Background: an optimization exercise with open tools, aiming at small area, a short achievable clock period and few clock cycles per item. Do not read the settings as production practice.
Only simulation tests tie the RTL to the original design; equivalence was not proved.

<file path="design/flow/design.v">
`timescale 1ns / 1ps
`default_nettype none
module arith18_add(
    input wire [17:0] op1,
	input wire [17:0] op2,
    output wire [17:0] sum
    );
    assign sum = op1 + op2;
endmodule
`timescale 1ns / 1ps
`default_nettype none
module arith18_sub(
    input wire [17:0] op1,
	input wire [17:0] op2,
    output wire [17:0] difference
    );
    assign difference = op1 - op2;
endmodule
`timescale 1ns / 1ps
`default_nettype none
module arith18_mul(
    input wire signed [17:0] op1,
	input wire signed [17:0] op2,
    output wire [17:0] product
    );
    reg[35:0] tmp;
    assign product = tmp[33:16];
    always @(*) begin
        tmp = op1 * op2;
    end
endmodule
`timescale 1ns / 1ps
module multiplexer_2(input wire muxin, input wire[17:0] a, input wire[17:0] b, output reg[17:0] out);
    always @(*)begin
        case (muxin)
            0: out = a;
            1: out = b;
        endcase
    end
endmodule
`timescale 1ns / 1ps
module multiplexer_2_10bit(input wire muxin, input wire[9:0] a, input wire[9:0] b, output reg[9:0] out);
    always @(*)begin
        case (muxin)
            0: out = a;
            1: out = b;
        endcase
    end
endmodule
`timescale 1ns / 1ps
module multiplexer_2_1bit(input wire muxin, input wire a, input wire b, output reg out);
    always @(*)begin
        case (muxin)
            0: out = a;
            1: out = b;
        endcase
    end
endmodule
module multiplexer_4(input wire[1:0] muxin, input wire a, input wire b, input wire c,output reg out);
    always @(*)begin
        case (muxin)
            2'b0: out = a;
            2'd1: out = b;
            2'd2: out = c;
            default: out = 1'b0;
        endcase
    end
endmodule
`timescale 1ns / 1ps
module register#
(
    parameter N = 18
)
(
    input wire clk,
    input wire rst,
    input wire enable,
    input wire[N-1:0] dataIn,
    output reg[N-1:0] dataOut
    );
    always @(posedge clk) begin
        if(!rst) begin
            if(enable) dataOut <= dataIn;
        end else begin
            dataOut <= 0;
        end
    end
endmodule
`timescale 1ns / 1ps
`default_nettype none
module rom_alias_reduction_ca(
    input wire          clk,
    input wire          enable,
    input wire  [2:0]   index,
    output reg  [17:0]  data
    );
    always @(posedge clk) begin
        if (enable) begin
            case (index)
                3'd0: data <= 18'h37c4a;  
                3'd1: data <= 18'h3873f;  
                3'd2: data <= 18'h3afc6;  
                3'd3: data <= 18'h3d170;  
                3'd4: data <= 18'h3e7c9;  
                3'd5: data <= 18'h3f582;  
                3'd6: data <= 18'h3fc5e;  
                3'd7: data <= 18'h3ff0e;  
            endcase
        end
    end
endmodule
module rom_alias_reduction_cs(
    input wire          clk,
    input wire          enable,
    input wire  [2:0]   index,
    output reg  [17:0]  data
    );
    always @(posedge clk) begin
        if (enable) begin
            case (index)
                3'd0: data <= 18'h0db85;  
                3'd1: data <= 18'h0e1b7;  
                3'd2: data <= 18'h0f318;  
                3'd3: data <= 18'h0fbb9;  
                3'd4: data <= 18'h0fed9;  
                3'd5: data <= 18'h0ffcb;  
                3'd6: data <= 18'h0fff9;  
                3'd7: data <= 18'h10000;  
            endcase
        end
    end
endmodule
`timescale 1ns / 1ps
`default_nettype none
module alias_reduction(
    input  wire clk,
    input  wire rst,	 
	 output wire  [9:0] granule_ch0_read_addr,
	 input  wire [17:0] granule_ch0_read_data,	 
	 output wire        granule_ch0_write_enable,
	 output wire  [9:0] granule_ch0_write_addr, 
	 output wire [17:0] granule_ch0_write_data,
	 output wire  [9:0] granule_ch1_read_addr,
	 input  wire [17:0] granule_ch1_read_data,
	 output wire        granule_ch1_write_enable,
	 output wire  [9:0] granule_ch1_write_addr, 
	 output wire [17:0] granule_ch1_write_data, 
	 input  wire  [1:0] sideinfo_ch0_block_type,
	 input  wire        sideinfo_ch0_window_switching_flag,
	 input  wire        sideinfo_ch0_mixed_block_flag,	 
	 input  wire  [1:0] sideinfo_ch1_block_type,
	 input  wire        sideinfo_ch1_window_switching_flag,
	 input  wire        sideinfo_ch1_mixed_block_flag,	 
    input  wire        stage_ready,
    output reg        stage_done 
    );
	localparam BUTTERFLY_MAX_DIFF = 17, MAXBUTTERFLY = 8;
    reg [9:0] counter;
    reg [3:0] butterfly_counter;
    reg up;
    reg signed [9:0] other_address_diff;
    reg [9:0] other_address;
    reg [17:0] in_0;
    reg [17:0] in_1;
    wire count_enable;
    always @(posedge clk) begin
        if(rst) begin
            counter <= 0;
            butterfly_counter <= MAXBUTTERFLY;
            up <= 0;
        end
        else if(counter < 576) begin
            if(count_enable) counter <= counter +1;
        end else begin
            counter <= 0;
        end
        if(counter == 576) begin
            stage_done <= 1;
        end else begin
           stage_done <= 0;
        end
        if(~rst && counter > 8 && counter < 567 && count_enable) begin
            if(~up) begin
                if(butterfly_counter == 0) begin
                    butterfly_counter <= 0;
                    up <= 1;
                end else begin
                    butterfly_counter <= butterfly_counter - 1;
                end
            end
            if(up) begin
                if(butterfly_counter == MAXBUTTERFLY) begin
                    butterfly_counter <= MAXBUTTERFLY;
                    up <= 0;
                end else begin
                    butterfly_counter <= butterfly_counter + 1;
                end
            end
        end
    end
    always @(posedge clk) begin
        if(rst) begin
            other_address_diff <= BUTTERFLY_MAX_DIFF;
            other_address <= 0;
        end 
        else if(counter > 8 && counter < 567 && granule_ch0_write_enable == 1) begin
            other_address <= counter + other_address_diff;  
            other_address_diff <= other_address_diff - 2;
            if(other_address_diff <= -BUTTERFLY_MAX_DIFF) begin
                other_address_diff <= BUTTERFLY_MAX_DIFF;
            end
        end
        if(~rst) other_address <= counter + other_address_diff;
        if(counter >= 576) begin
            other_address_diff <= BUTTERFLY_MAX_DIFF;
        end
    end
    reg [1:0] mux_window_type_ch0,  
              mux_window_type_ch1;
    reg lw_start_ch0,
        lw_start_ch1,
        mw_start_ch0,
        mw_start_ch1,
        sw_start_ch0,
        sw_start_ch1;
    always @(*) begin
        lw_start_ch0 = 0;
        mw_start_ch0 = 0;
        sw_start_ch0 = 0;
        lw_start_ch1 = 0;
        mw_start_ch1 = 0;
        sw_start_ch1 = 0;
        if(~sideinfo_ch0_window_switching_flag || (sideinfo_ch0_window_switching_flag && (sideinfo_ch0_block_type == 2'b01 || sideinfo_ch0_block_type == 2'b11))) begin
            mux_window_type_ch0 = 0;
            if(counter == 0 && stage_ready) begin
                lw_start_ch0 = 1;
            end else begin
                lw_start_ch0 = 0;
            end
        end else if(~sideinfo_ch0_mixed_block_flag) begin
            mux_window_type_ch0 = 2;
            if(counter == 0 && stage_ready) begin
                sw_start_ch0 = 1;
            end else begin
                sw_start_ch0 = 0;
            end
        end else begin
            mux_window_type_ch0 = 1;
            if(counter == 0 && stage_ready) begin
                mw_start_ch0 = 1;
            end else begin
                mw_start_ch0 = 0;
            end
        end
        if(~sideinfo_ch1_window_switching_flag || (sideinfo_ch1_window_switching_flag && (sideinfo_ch1_block_type == 2'b01 || sideinfo_ch1_block_type == 2'b11))) begin
            mux_window_type_ch1 = 0;
            if(counter == 0 && stage_ready) begin
                lw_start_ch1 = 1;
            end else begin
                lw_start_ch1 = 0;
            end
        end else if(~sideinfo_ch0_mixed_block_flag) begin
            mux_window_type_ch1 = 2;
            if(counter == 0 && stage_ready) begin
                sw_start_ch1 = 1;
            end else begin
                sw_start_ch1 = 0;
            end
        end else begin
            mux_window_type_ch1 = 1;
            if(counter == 0 && stage_ready) begin
                mw_start_ch1 = 1;
            end else begin
                mw_start_ch1 = 0;
            end
        end
    end
    wire enable0_ch0;
    wire mux_add_sub_ch0;
    wire enable0_ch1;
    wire mux_add_sub_ch1;
    wire mux_ctrl_out_ch0;
    wire mux_ctrl_out_ch1;
    reg const_enable;
    wire[2:0] const_index;
    wire signed [17:0] ca;
    wire signed [17:0] cs;
    wire mux_addr_ctrl_ch0;
    wire mux_addr_ctrl_ch1;
    wire lw_enable0_ch0;
    wire lw_enable0_ch1;
    wire lw_add_sub_ch0;    
    wire lw_add_sub_ch1;
    wire lw_ctrl_out_ch0;
    wire lw_ctrl_out_ch1;    
    wire lw_addr_ctrl_ch0;
    wire lw_addr_ctrl_ch1;
    wire lw_write_enable_ch0;
    wire lw_write_enable_ch1;
    wire lw_count_enable_ch0;
    wire lw_count_enable_ch1;
    reg lw_done_counter;
    wire lw_count_enable;
    wire mw_enable0_ch0;
    wire mw_enable0_ch1;
    wire mw_add_sub_ch0;    
    wire mw_add_sub_ch1;
    wire mw_ctrl_out_ch0;
    wire mw_ctrl_out_ch1;    
    wire mw_addr_ctrl_ch0;
    wire mw_addr_ctrl_ch1;
    wire mw_write_enable_ch0;
    wire mw_write_enable_ch1;
    wire mw_count_enable_ch0;
    wire mw_count_enable_ch1;
    reg mw_done_counter;
    wire mw_count_enable;
    wire sw_enable0_ch0;
    wire sw_enable0_ch1;
    wire sw_add_sub_ch0;    
    wire sw_add_sub_ch1;
    wire sw_ctrl_out_ch0;
    wire sw_ctrl_out_ch1;    
    wire sw_addr_ctrl_ch0;
    wire sw_addr_ctrl_ch1;
    wire sw_write_enable_ch0;
    wire sw_write_enable_ch1;
    wire sw_count_enable_ch0;
    wire sw_count_enable_ch1;
    reg sw_done_counter;
    wire sw_count_enable;
    multiplexer_4 state_add_sub_ch0(.muxin(mux_window_type_ch0), .a(lw_add_sub_ch0), .b(mw_add_sub_ch0), .c(sw_add_sub_ch0),  .out(mux_add_sub_ch0));
    multiplexer_4 state_add_sub_ch1(.muxin(mux_window_type_ch1), .a(lw_add_sub_ch1), .b(mw_add_sub_ch1), .c(sw_add_sub_ch1),  .out(mux_add_sub_ch1));
    multiplexer_4 state_ctrlout_ch0(.muxin(mux_window_type_ch0), .a(lw_ctrl_out_ch0), .b(mw_ctrl_out_ch0), .c(sw_ctrl_out_ch0),  .out(mux_ctrl_out_ch0));
    multiplexer_4 state_ctrlout_ch1(.muxin(mux_window_type_ch1), .a(lw_ctrl_out_ch1), .b(mw_ctrl_out_ch1), .c(sw_ctrl_out_ch1),  .out(mux_ctrl_out_ch1));    
    multiplexer_4 state_enable0_ch0(.muxin(mux_window_type_ch0), .a(lw_enable0_ch0), .b(mw_enable0_ch0), .c(sw_enable0_ch0),  .out(enable0_ch0));
    multiplexer_4 state_enable0_ch1(.muxin(mux_window_type_ch1), .a(lw_enable0_ch1), .b(mw_enable0_ch1), .c(sw_enable0_ch1),  .out(enable0_ch1));    
    multiplexer_4 state_addr_ctrl_ch0(.muxin(mux_window_type_ch0), .a(lw_addr_ctrl_ch0), .b(mw_addr_ctrl_ch0), .c(sw_addr_ctrl_ch0), .out(mux_addr_ctrl_ch0));
    multiplexer_4 state_addr_ctrl_ch1(.muxin(mux_window_type_ch1), .a(lw_addr_ctrl_ch1), .b(mw_addr_ctrl_ch1), .c(sw_addr_ctrl_ch1), .out(mux_addr_ctrl_ch1));
    multiplexer_4 state_write_enable_ch0(.muxin(mux_window_type_ch0), .a(lw_write_enable_ch0), .b(mw_write_enable_ch0), .c(sw_write_enable_ch0), .out(granule_ch0_write_enable));
    multiplexer_4 state_write_enable_ch1(.muxin(mux_window_type_ch1), .a(lw_write_enable_ch1), .b(mw_write_enable_ch1), .c(sw_write_enable_ch1), .out(granule_ch1_write_enable));
    multiplexer_4 state_count_enable(.muxin(mux_window_type_ch0), .a(lw_count_enable), .b(mw_count_enable), .c(sw_count_enable), .out(count_enable));
    assign lw_count_enable = lw_count_enable_ch0 && lw_count_enable_ch1;
    assign sw_count_enable = sw_count_enable_ch0 && sw_count_enable_ch1;
    assign mw_count_enable = mw_count_enable_ch0 && mw_count_enable_ch1;
    assign granule_ch0_write_addr = counter;
    assign granule_ch1_write_addr = counter;
	assign const_index = butterfly_counter[2:0];
	long_window_FSM long_window_ctrl0(.clk(clk), .rst(rst), .start(lw_start_ch0), .counter(counter), .enable0(lw_enable0_ch0), .butterfly_counter(butterfly_counter), .mux_add_sub(lw_add_sub_ch0), .mux_ctrlout(lw_ctrl_out_ch0), .write_enable(lw_write_enable_ch0), .count_enable(lw_count_enable_ch0), .mux_addr_ctrl(lw_addr_ctrl_ch0), .difference(other_address_diff));  
	long_window_FSM long_window_ctrl1(.clk(clk), .rst(rst), .start(lw_start_ch1), .counter(counter), .enable0(lw_enable0_ch1), .butterfly_counter(butterfly_counter), .mux_add_sub(lw_add_sub_ch1), .mux_ctrlout(lw_ctrl_out_ch1), .write_enable(lw_write_enable_ch1), .count_enable(lw_count_enable_ch1), .mux_addr_ctrl(lw_addr_ctrl_ch1), .difference(other_address_diff));
    mixed_window_FSM mixed_window_ctrl0(.clk(clk), .rst(rst), .start(mw_start_ch0), .counter(counter), .enable0(mw_enable0_ch0), .butterfly_counter(butterfly_counter), .mux_add_sub(mw_add_sub_ch0), .mux_ctrlout(mw_ctrl_out_ch0), .write_enable(mw_write_enable_ch0), .count_enable(mw_count_enable_ch0), .mux_addr_ctrl(mw_addr_ctrl_ch0), .difference(other_address_diff));  
	mixed_window_FSM mixed_window_ctrl1(.clk(clk), .rst(rst), .start(mw_start_ch1), .counter(counter), .enable0(mw_enable0_ch1), .butterfly_counter(butterfly_counter), .mux_add_sub(mw_add_sub_ch1), .mux_ctrlout(mw_ctrl_out_ch1), .write_enable(mw_write_enable_ch1), .count_enable(mw_count_enable_ch1), .mux_addr_ctrl(mw_addr_ctrl_ch1), .difference(other_address_diff));
	short_window_FSM short_window_ctrl0(.clk(clk), .rst(rst), .start(sw_start_ch0), .counter(counter), .enable0(sw_enable0_ch0), .butterfly_counter(butterfly_counter), .mux_add_sub(sw_add_sub_ch0), .mux_ctrlout(sw_ctrl_out_ch0), .write_enable(sw_write_enable_ch0), .count_enable(sw_count_enable_ch0), .mux_addr_ctrl(sw_addr_ctrl_ch0), .difference(other_address_diff));  
	short_window_FSM short_window_ctrl1(.clk(clk), .rst(rst), .start(sw_start_ch1), .counter(counter), .enable0(sw_enable0_ch1), .butterfly_counter(butterfly_counter), .mux_add_sub(sw_add_sub_ch1), .mux_ctrlout(sw_ctrl_out_ch1), .write_enable(sw_write_enable_ch1), .count_enable(sw_count_enable_ch1), .mux_addr_ctrl(sw_addr_ctrl_ch1), .difference(other_address_diff));
	rom_alias_reduction_ca get_ca(.clk(clk), .enable(1'b1), .index(const_index), .data(ca));
	rom_alias_reduction_cs get_cs(.clk(clk), .enable(1'b1), .index(const_index), .data(cs));
	datapath dp0(.clk(clk), .rst(rst), .ca(ca), .cs(cs), .mux_ctrl_add_sub(mux_add_sub_ch0), .mux_ctrlout(mux_ctrl_out_ch0), .enable0(enable0_ch0), .read_data(granule_ch0_read_data), .mux_addr_ctrl(mux_addr_ctrl_ch0), .counter(counter), .other_addr(other_address), .out(granule_ch0_write_data), .read_addr(granule_ch0_read_addr));
	datapath dp1(.clk(clk), .rst(rst), .ca(ca), .cs(cs), .mux_ctrl_add_sub(mux_add_sub_ch1), .mux_ctrlout(mux_ctrl_out_ch1), .enable0(enable0_ch1), .read_data(granule_ch1_read_data), .mux_addr_ctrl(mux_addr_ctrl_ch1), .counter(counter), .other_addr(other_address), .out(granule_ch1_write_data), .read_addr(granule_ch1_read_addr));
endmodule
module datapath(input wire clk,
                 input wire rst,
                 input wire signed [17:0] ca,
                 input wire signed [17:0] cs,
                 input wire mux_ctrl_add_sub,
                 input wire mux_ctrlout,
                 input wire enable0,
                 input wire[17:0] read_data,
                 input wire mux_addr_ctrl,
                 input wire [9:0] counter,
                 input wire [9:0] other_addr,
                 output wire signed [17:0] out,
                 output wire [9:0] read_addr
                 );
    wire signed [17:0]  cs_in,
                        ca_in,
                        add_out,
                        sub_out,
                        out_0,
                        in_0,
                        in_1;
    assign in_1 = read_data;
    register #(.N(18)) reg0(.clk(clk), .rst(rst), .enable(enable0), .dataIn(read_data), .dataOut(in_0));
    arith18_mul mul_cs_in(.op1(cs), .op2(in_0), .product(cs_in));
    arith18_mul mul_ca_in(.op1(ca), .op2(in_1), .product(ca_in));
    arith18_add add(.op1(cs_in), .op2(ca_in), .sum(add_out));
	arith18_sub sub(.op1(cs_in), .op2(ca_in), .difference(sub_out));
	multiplexer_2 mux_add_sub(.muxin(mux_ctrl_add_sub), .a(sub_out), .b(add_out), .out(out_0));
	multiplexer_2 mux_out(.muxin(mux_ctrlout), .a(in_0), .b(out_0), .out(out));
	multiplexer_2_10bit mux_addr(.muxin(mux_addr_ctrl), .a(counter), .b(other_addr), .out(read_addr));
endmodule
module long_window_FSM(
    input wire clk,
    input wire rst,
    input wire start,
    input wire signed [9:0] difference,
    input wire[9:0] counter,
    input wire[3:0] butterfly_counter,
    output reg enable0,
    output reg mux_add_sub,
    output reg write_enable,
    output reg count_enable,
    output reg mux_addr_ctrl,
    output reg mux_ctrlout
);
    localparam 
        idle = 0,
        load0 = 1,
        load1 = 2,
        calc_write = 3;
    reg[1:0] state;
    reg[1:0] nextstate;
    always @(posedge clk) begin
        if(!rst) begin
            state <= nextstate;
        end else begin
            state <= idle;
        end
    end
    always @(*) begin
    nextstate = idle;
        if(difference < 0)begin
            mux_add_sub = 1;
        end else begin
            mux_add_sub = 0;
        end
        case(state)
            idle: begin
                if(start) nextstate = load0;
            end
            load0: nextstate = load1;
            load1: nextstate = calc_write;
            calc_write: begin
                if(counter == 575) begin
                    nextstate = idle;
                end else begin
                    nextstate = load0;
                end
            end
        endcase
    end
    always @(*) begin
        enable0 = 0;
        write_enable = 0;
        count_enable = 0;
        mux_addr_ctrl = 0;
        mux_ctrlout = 0;
        case (state)
            load0: mux_addr_ctrl = 0;
            load1: begin
                mux_addr_ctrl = 1;
                enable0 = 1;
            end
            calc_write: begin
                write_enable = 1;
                count_enable = 1;
                if(butterfly_counter != 8 && counter > 8 && counter < 567) mux_ctrlout = 1;
            end
        endcase
    end
endmodule
module mixed_window_FSM(
    input wire clk,
    input wire rst,
    input wire start,
    input wire signed [9:0] difference,
    input wire[9:0] counter,
    input wire[3:0] butterfly_counter,
    output reg enable0,
    output reg mux_add_sub,
    output reg write_enable,
    output reg count_enable,
    output reg mux_addr_ctrl,
    output reg mux_ctrlout
);
    localparam 
        idle = 0,
        load0 = 1,
        load1 = 2,
        calc_write = 3;
    reg[1:0] state;
    reg[1:0] nextstate;
    always @(posedge clk) begin
        if(!rst) begin
            state <= nextstate;
        end else begin
            state <= idle;
        end
    end
    always @(*) begin
        nextstate = idle;
        mux_add_sub = 0;
        if(counter > 35) begin
            case(state)
                idle: begin
                    if(start) nextstate = load0;
                end
                load0: nextstate = load1;
                load1: nextstate = calc_write;
                calc_write: begin
                    if(counter == 575) begin
                        nextstate = idle;
                    end else begin
                        nextstate = load0;
                    end
                end
            endcase
        end else begin
            if(difference < 0)begin
                mux_add_sub = 1;
            end else begin
                mux_add_sub = 0;
            end
            case(state)
                idle: begin
                    if(start) nextstate = load0;
                end
                load0: nextstate = load1;
                load1: nextstate = calc_write;
                calc_write: begin
                    if(counter == 575) begin
                        nextstate = idle;
                    end else begin
                        nextstate = load0;
                    end
                end
            endcase
        end
    end
    always @(*) begin
        enable0 = 0;
        write_enable = 0;
        count_enable = 0;
        mux_addr_ctrl = 0;
        mux_ctrlout = 0;
        case (state)
            load0: mux_addr_ctrl = 0;
            load1: begin
                mux_addr_ctrl = 1;
                enable0 = 1;
            end
            calc_write: begin
                write_enable = 1;
                count_enable = 1;
                if(butterfly_counter != 8 && counter > 8 && counter < 26) mux_ctrlout = 1;  
            end
        endcase
    end
endmodule
module short_window_FSM(
    input wire clk,
    input wire rst,
    input wire start,
    input wire signed [9:0] difference,
    input wire[9:0] counter,
    input wire[3:0] butterfly_counter,
    output reg enable0,
    output reg mux_add_sub,
    output reg write_enable,
    output reg count_enable,
    output reg mux_addr_ctrl,
    output reg mux_ctrlout
);
    localparam 
        idle = 0,
        load0 = 1,
        load1 = 2,
        calc_write = 3;
    reg[1:0] state;
    reg[1:0] nextstate;
    always @(posedge clk) begin
        if(!rst) begin
            state <= nextstate;
        end else begin
            state <= idle;
        end
    end
    always @(*) begin
        nextstate = idle;
        case(state)
            idle: begin
                if(start) nextstate = load0;
            end
            load0: nextstate = load1;
            load1: nextstate = calc_write;
            calc_write: begin
                if(counter == 575) begin
                    nextstate = idle;
                end else begin
                    nextstate = load0;
                end
            end
        endcase
    end
    always @(*) begin
        enable0 = 0;
        write_enable = 0;
        count_enable = 0;
        mux_addr_ctrl = 0;
        mux_ctrlout = 0;
        case (state)
            load0: mux_addr_ctrl = 0;
            load1: enable0 = 1;
            calc_write: begin
                write_enable = 1;
                count_enable = 1;
                mux_ctrlout = 0;
            end
        endcase
    end
endmodule
</file>
<file path="design/flow/run.sh">
#!/bin/bash
# synth_recipe.tcl (not shown) runs the flow's synth.tcl, then flattens the netlist and writes it again
# the make line also repeats each setting of config.mk as NAME=value (left out here)
make -C /OpenROAD-flow-scripts/flow DESIGN_CONFIG=/design/flow/config.mk WORK_HOME=/design/flow/orfs CLKGATE_MAP_FILE= SYNTH_SCRIPT=/design/flow/synth_recipe.tcl finish
</file>
<file path="design/flow/config.mk">
export PLATFORM = sky130hd
export DESIGN_NAME = alias_reduction
export DESIGN_NICKNAME = alias_reduction
export VERILOG_FILES = /design/flow/design.v
export SDC_FILE = /design/flow/constraint.sdc
export NUM_CORES = 4
export LEC_CHECK = 0
export CAP_MARGIN = 20
export CORE_MARGIN = 2
export CORE_UTILIZATION = 40
export PLACE_DENSITY = 0.6
export SLEW_MARGIN = 20
</file>
<file path="design/flow/constraint.sdc">
create_clock -name core_clock -period 15.0 [get_ports {clk}]
set_input_delay 3.0000 -clock core_clock [delete_from_list [all_inputs] [get_ports {clk}]]
set_output_delay 3.0000 -clock core_clock [all_outputs]
set_load 0.01 [all_outputs]
</file>
**Metal 2**

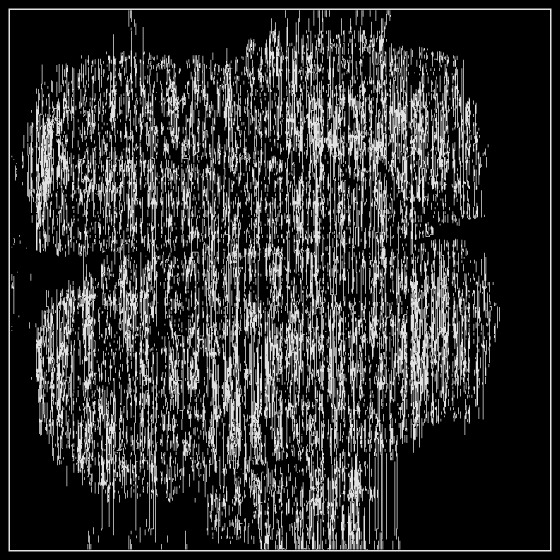
The layer carries 59.6 mm of wire. 6125 nets have wire on it. The wires run mostly vertical. The longest straight run is 123 um.

**A small window of the routed layout**

Window x 151 to 201, y 81 to 131 um. Cells in gray, sequential cells in the stronger gray; small squares are vias.
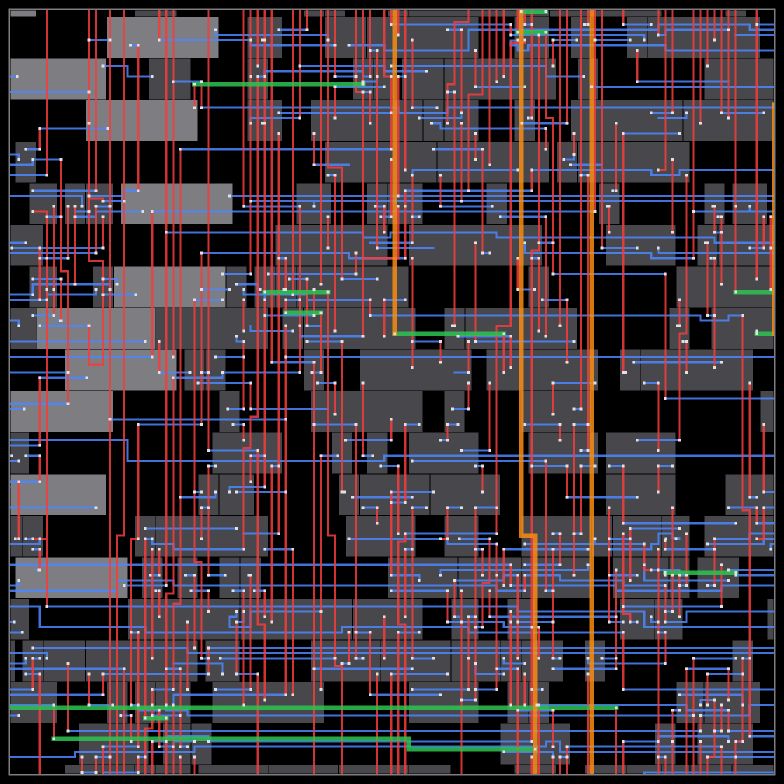
Key: metal 4 = orange; metal 3 = green; metal 2 = red; metal 1 = blue
Most frequent: inv_1 (31), fa_1 (27), ha_1 (22). Netlist names of flops here include `get_cs.data` (8), `get_ca.data` (2). 149 logic cells have their middle in the window. Sequential cells in the window: 10.

**Routed clock nets over the placement**

Scale bar: 100 um.
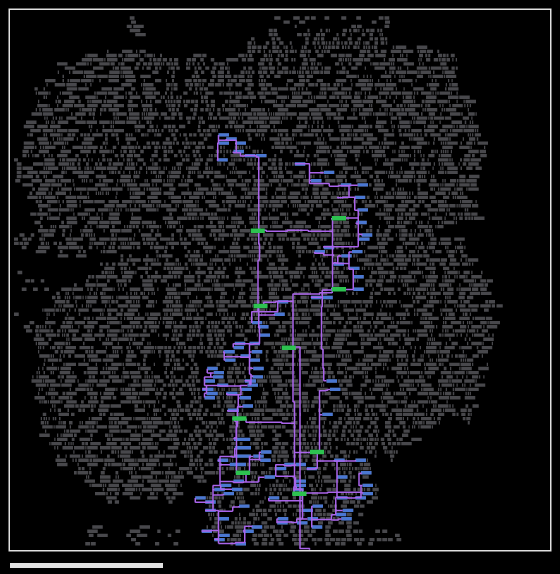
Key: clock wires = purple [length 1910 um]; flip-flops = blue [count 112]; clock drivers = green [count 9]
There are 10 routed clock nets.

**Sequential cells colored by netlist name**

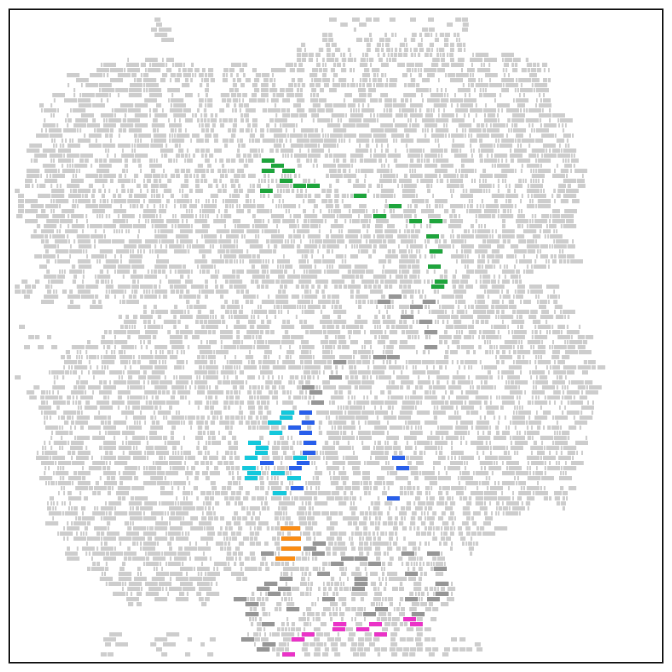
Key: `other_address` = magenta [flops 10, where bottom center]; `butterfly_counter` = orange [flops 4, where bottom center]; `dp1.reg0.dataOut` = green [flops 18]; `get_ca.data` = cyan [flops 15]; `get_cs.data` = blue [flops 13]
Another 52 sequential cells are not colored.

[kinds of logic after synthesis]
group | after synthesis | synth area share [%]
buffers and inverters | 1550 | 12.1
xor gates and xnor gates | 173 | 3.18
DFF | 112 | 4.71
AOI/OAI and AO/OA | 461 | 6.02
adders and majority gates | 1567 | 57.4
and+or+nand+nor | 1543 | 15.8
muxes | 33 | 0.746
[Yosys cell counts (8+ instances only)]
cell type  count  area, um2
a211oi_1      17        128
a21o_1        42        315
a21oi_1      163        816
a31oi_1       23        144
and2_1       523       3270
and3_1        19        119
buf_4         10       75.1
clkbuf_1     233        875
dfxtp_1      108       2160
fa_1        1093      21900
ha_1         474       5930
inv_1       1301       4880
mux2_2        25        282
mux2i_1        8       80.1
nand2_1      654       2450
nand2b_1      49        307
nand3_1       30        150
nand4_1       13       81.3
nor2_1       142        533
nor2b_1       15       93.8
nor3_1        33        165
nor3b_1       16        120
o211ai_1      11       82.6
o21a_1        15        113
o21ai_0       86        430
o21bai_1      19        143
o31ai_1        8       60.1
or3_1          9       56.3
xnor2_1      117       1020
xor2_1        54        473
[routing by layer]
layer	vias to the layer above	part of all wire, %	wire (um)
met1	18300	46	56900
met3	92	3.9	4880
li1	16600	-	-
met5	-	0	0
met4	0	1.7	2140
met2	729	48	59600
[registers in the layout (all words and copies together), names as in the netlist]
register / flops
dp1.reg0.dataOut: 18
long_window_ctrl1.state: 2
get_cs.data: 13
stage_done: 1
counter: 10
get_ca.data: 15
up: 1
mixed_window_ctrl1.state: 2
short_window_ctrl1.state: 2
mixed_window_ctrl0.state: 2
other_address_diff: 10
long_window_ctrl0.state: 2
other_address: 10
short_window_ctrl0.state: 2
dp0.reg0.dataOut: 18
butterfly_counter: 4
[cell type report]
type,count,area (um2)
clock buffers,9,225
clock inverters,7,98.8
fillers,11700,66000
inverters,1303,4890
multi-input cells,3777,40600
flip-flops and latches,112,2290
well taps,1612,2020
repair buffers,449,3840
[worst reg2reg max path: cells and delay by family (launching register included)]
family           cells  cell delay (ns)
XOR/XNOR             1             0.16
AND/OR/NAND/NOR      8             1.74
AO/OA/AOI/OAI        1             0.30
flip-flops           1             0.60
[worst paths after layout]
path                                              to  cells past startpoint  slack [ns]
setup / recovery          granule_ch0_write_data[14]                     38        0.31
hold / removal    other_address_diff[0]$_SDFFE_PP1P_                      1        0.46
setup reg to reg  other_address_diff[8]$_SDFFE_PP0P_                     10       12.10
hold reg to reg   other_address_diff[0]$_SDFFE_PP1P_                      1        0.46
[stage by stage]
step | utilization, % | std cells | worst slack, ns
finish | 45.0 | 7269 | 0.309
global route | 45.0 | 7269 | -0.0226
CTS | 44.8 | 7266 | 0.0252
detailed placement | 44.5 | 7248 | -0.443
global placement | 44.5 | 7248 | -0.394
floorplan | - | 5439 | 0.734
[layout by cell type, fill, tap and decap left out, types with 19 or more instances in the layout]
cell / n
nand2b_1: 49
o21bai_1: 19
a21o_1: 42
xor2_1: 53
o21ai_0: 71
mux2_2: 25
clkdlybuf4s50_1: 103
buf_4: 315
inv_1: 1301
dfxtp_1: 100
nor2_1: 142
and3_1: 19
ha_1: 472
nor3_1: 30
a21oi_1: 155
xnor2_1: 110
nand3_1: 29
fa_1: 1090
nand2_1: 654
a31oi_1: 21
and2_1: 522
[timing repair]
item | 4_1_cts | 5_1_grt
buffers inserted | 2 | 3
setup endpoints to repair | 7 | 15
pin swaps | 6 | 22
resized for setup | 23 | 68
==> impl_metrics.env <==
export IMPL_pin_count=126
export IMPL_clk_latency_ns=0.40
export IMPL_gp_congestion=0.861
export IMPL_path_delay_family="adder cells"
export IMPL_hold_violations=0
export IMPL_crit_buf_inv=12
export IMPL_slew_limit_headroom_pct=26.0
export IMPL_core_area_um2=120000
export IMPL_postPlaceCellArea_um2=53300
export IMPL_grtUsageTotal_pct=20.5
export IMPL_gr_max_usage_layer="met2"
export IMPL_yosys_register_bits=112
export IMPL_synthArstFlopShare_pct=0
export IMPL_syn_inst=5439
export IMPL_dr_pass1_iters=7
export IMPL_use_met2_pct=34.9
export IMPL_io_buffers=122
export IMPL_num_antenna_cells=0
export IMPL_finalClockSkew_ns=0.0160
export IMPL_fin_tns_setup_ns=0
export IMPL_cts_buffers_inserted=9
export IMPL_worst_slew_pin_slew_ns=1.11
export IMPL_die_height_um=352
export IMPL_startpoint_type="input port"
export IMPL_max_freq_mhz=68.1
export IMPL_synth_distinct_cells=81
export IMPL_worst_path_max_delay_cell="or4b_2"
export IMPL_yosysSeqAreaShare_pct=4.71
export IMPL_drv_slew=0
export IMPL_finish_instance_area_um2=54000
export IMPL_wl_per_cell_um=17.0
export IMPL_die_x_um=352
export IMPL_hpwlAfterDp_mm=103
export IMPL_min_delay_start="other_address_diff[0]$_SDFFE_PP1P_"
export IMPL_critPathLaunch="granule_ch0_read_data[3]"
export IMPL_synth_edf_count=4
export IMPL_max_stage_delay_ns=0.62
export IMPL_syn_to_final_growth_pct=11.4
export IMPL_finalWirelength_mm=124
export IMPL_drv_cap=0
export IMPL_die_area_um2=124000
export IMPL_drive_gt1_share_pct=8.03
export IMPL_cts_root_buf="clkbuf_16"
export IMPL_cts_buffer_depth=2
export IMPL_use_met1_pct=28.7
export IMPL_finalSetupViolations=0
export IMPL_fin_crit_sh_pct=97.9
export IMPL_ant_nets=0
export IMPL_vias=35800
export IMPL_rows=127
export IMPL_clock_sinks=112
export IMPL_synth_flop_cell="dfxtp_1"
export IMPL_status="complete, no violations"
export IMPL_syn_avg_cell_area_um2=8.91
export IMPL_via_per_inst=4.92
export IMPL_end_kind="output pin"
export IMPL_grt_use_met3_pct=1.62
export IMPL_cts_hold_buf=0
export IMPL_critPathMaxFanout=10
export IMPL_arrival_ns=11.69
export IMPL_hp_class="reg2reg"
export IMPL_required_ns=12.00
export IMPL_grt_pass1_wl_mm=205
export IMPL_nets=7266
export IMPL_drcViolationCount=0
export IMPL_drtIter0Drc=1832
export IMPL_crit_top_cell="fa_1"
export IMPL_initial_core_util_pct=40.4
export IMPL_htree_levels=3
export IMPL_grt_start_max_net_pins=63
export IMPL_whs_ns=0.456
export IMPL_grt_remaining_overflow=0
export IMPL_synth_warnings=13
export IMPL_cts_tree="yes"
export IMPL_antenna_found_initial=2
export IMPL_synth_nets=7053
export IMPL_crit_type="in2out"
export IMPL_worstReg2RegStart="counter[6]$_SDFFE_PP0P_"
export IMPL_clk_pin_slew_ns=0.10
export IMPL_min_period_ns=14.69
export IMPL_synth_area_um2=48400
export IMPL_first_global_vias=38400
Testbench counts, summed over its fixed seeds: cycles 221,440, granules 128.

-- re-timing with driven ports --
How much do the figures lean on ideal ports? The routed layout below was timed once more, with nothing changed but the port constraints. Step 1: set_driving_cell puts a clkbuf_16 on clk and a buf_2 on each other input, an assumption about the parent block. Step 2, shift: input delay + t, output delay - t, t = (earliest + latest rising clock arrival at the registers) / 2. This alone moves slack from input paths to output paths. Slacks: ideal / step 1 / step 2; pairs: ideal / step 1.
t, ns: 0.440
setup slack, ns: 0.309 / 0.286 / 0.286
slew at the worst register clock pin (ns): 0.10 / 0.10
worst slew at a driven data input, ns: 0.05
After both steps this run still meets setup and hold. The setup slack of this run moves by -0.023 ns with the drivers and by -0.023 ns with both steps.
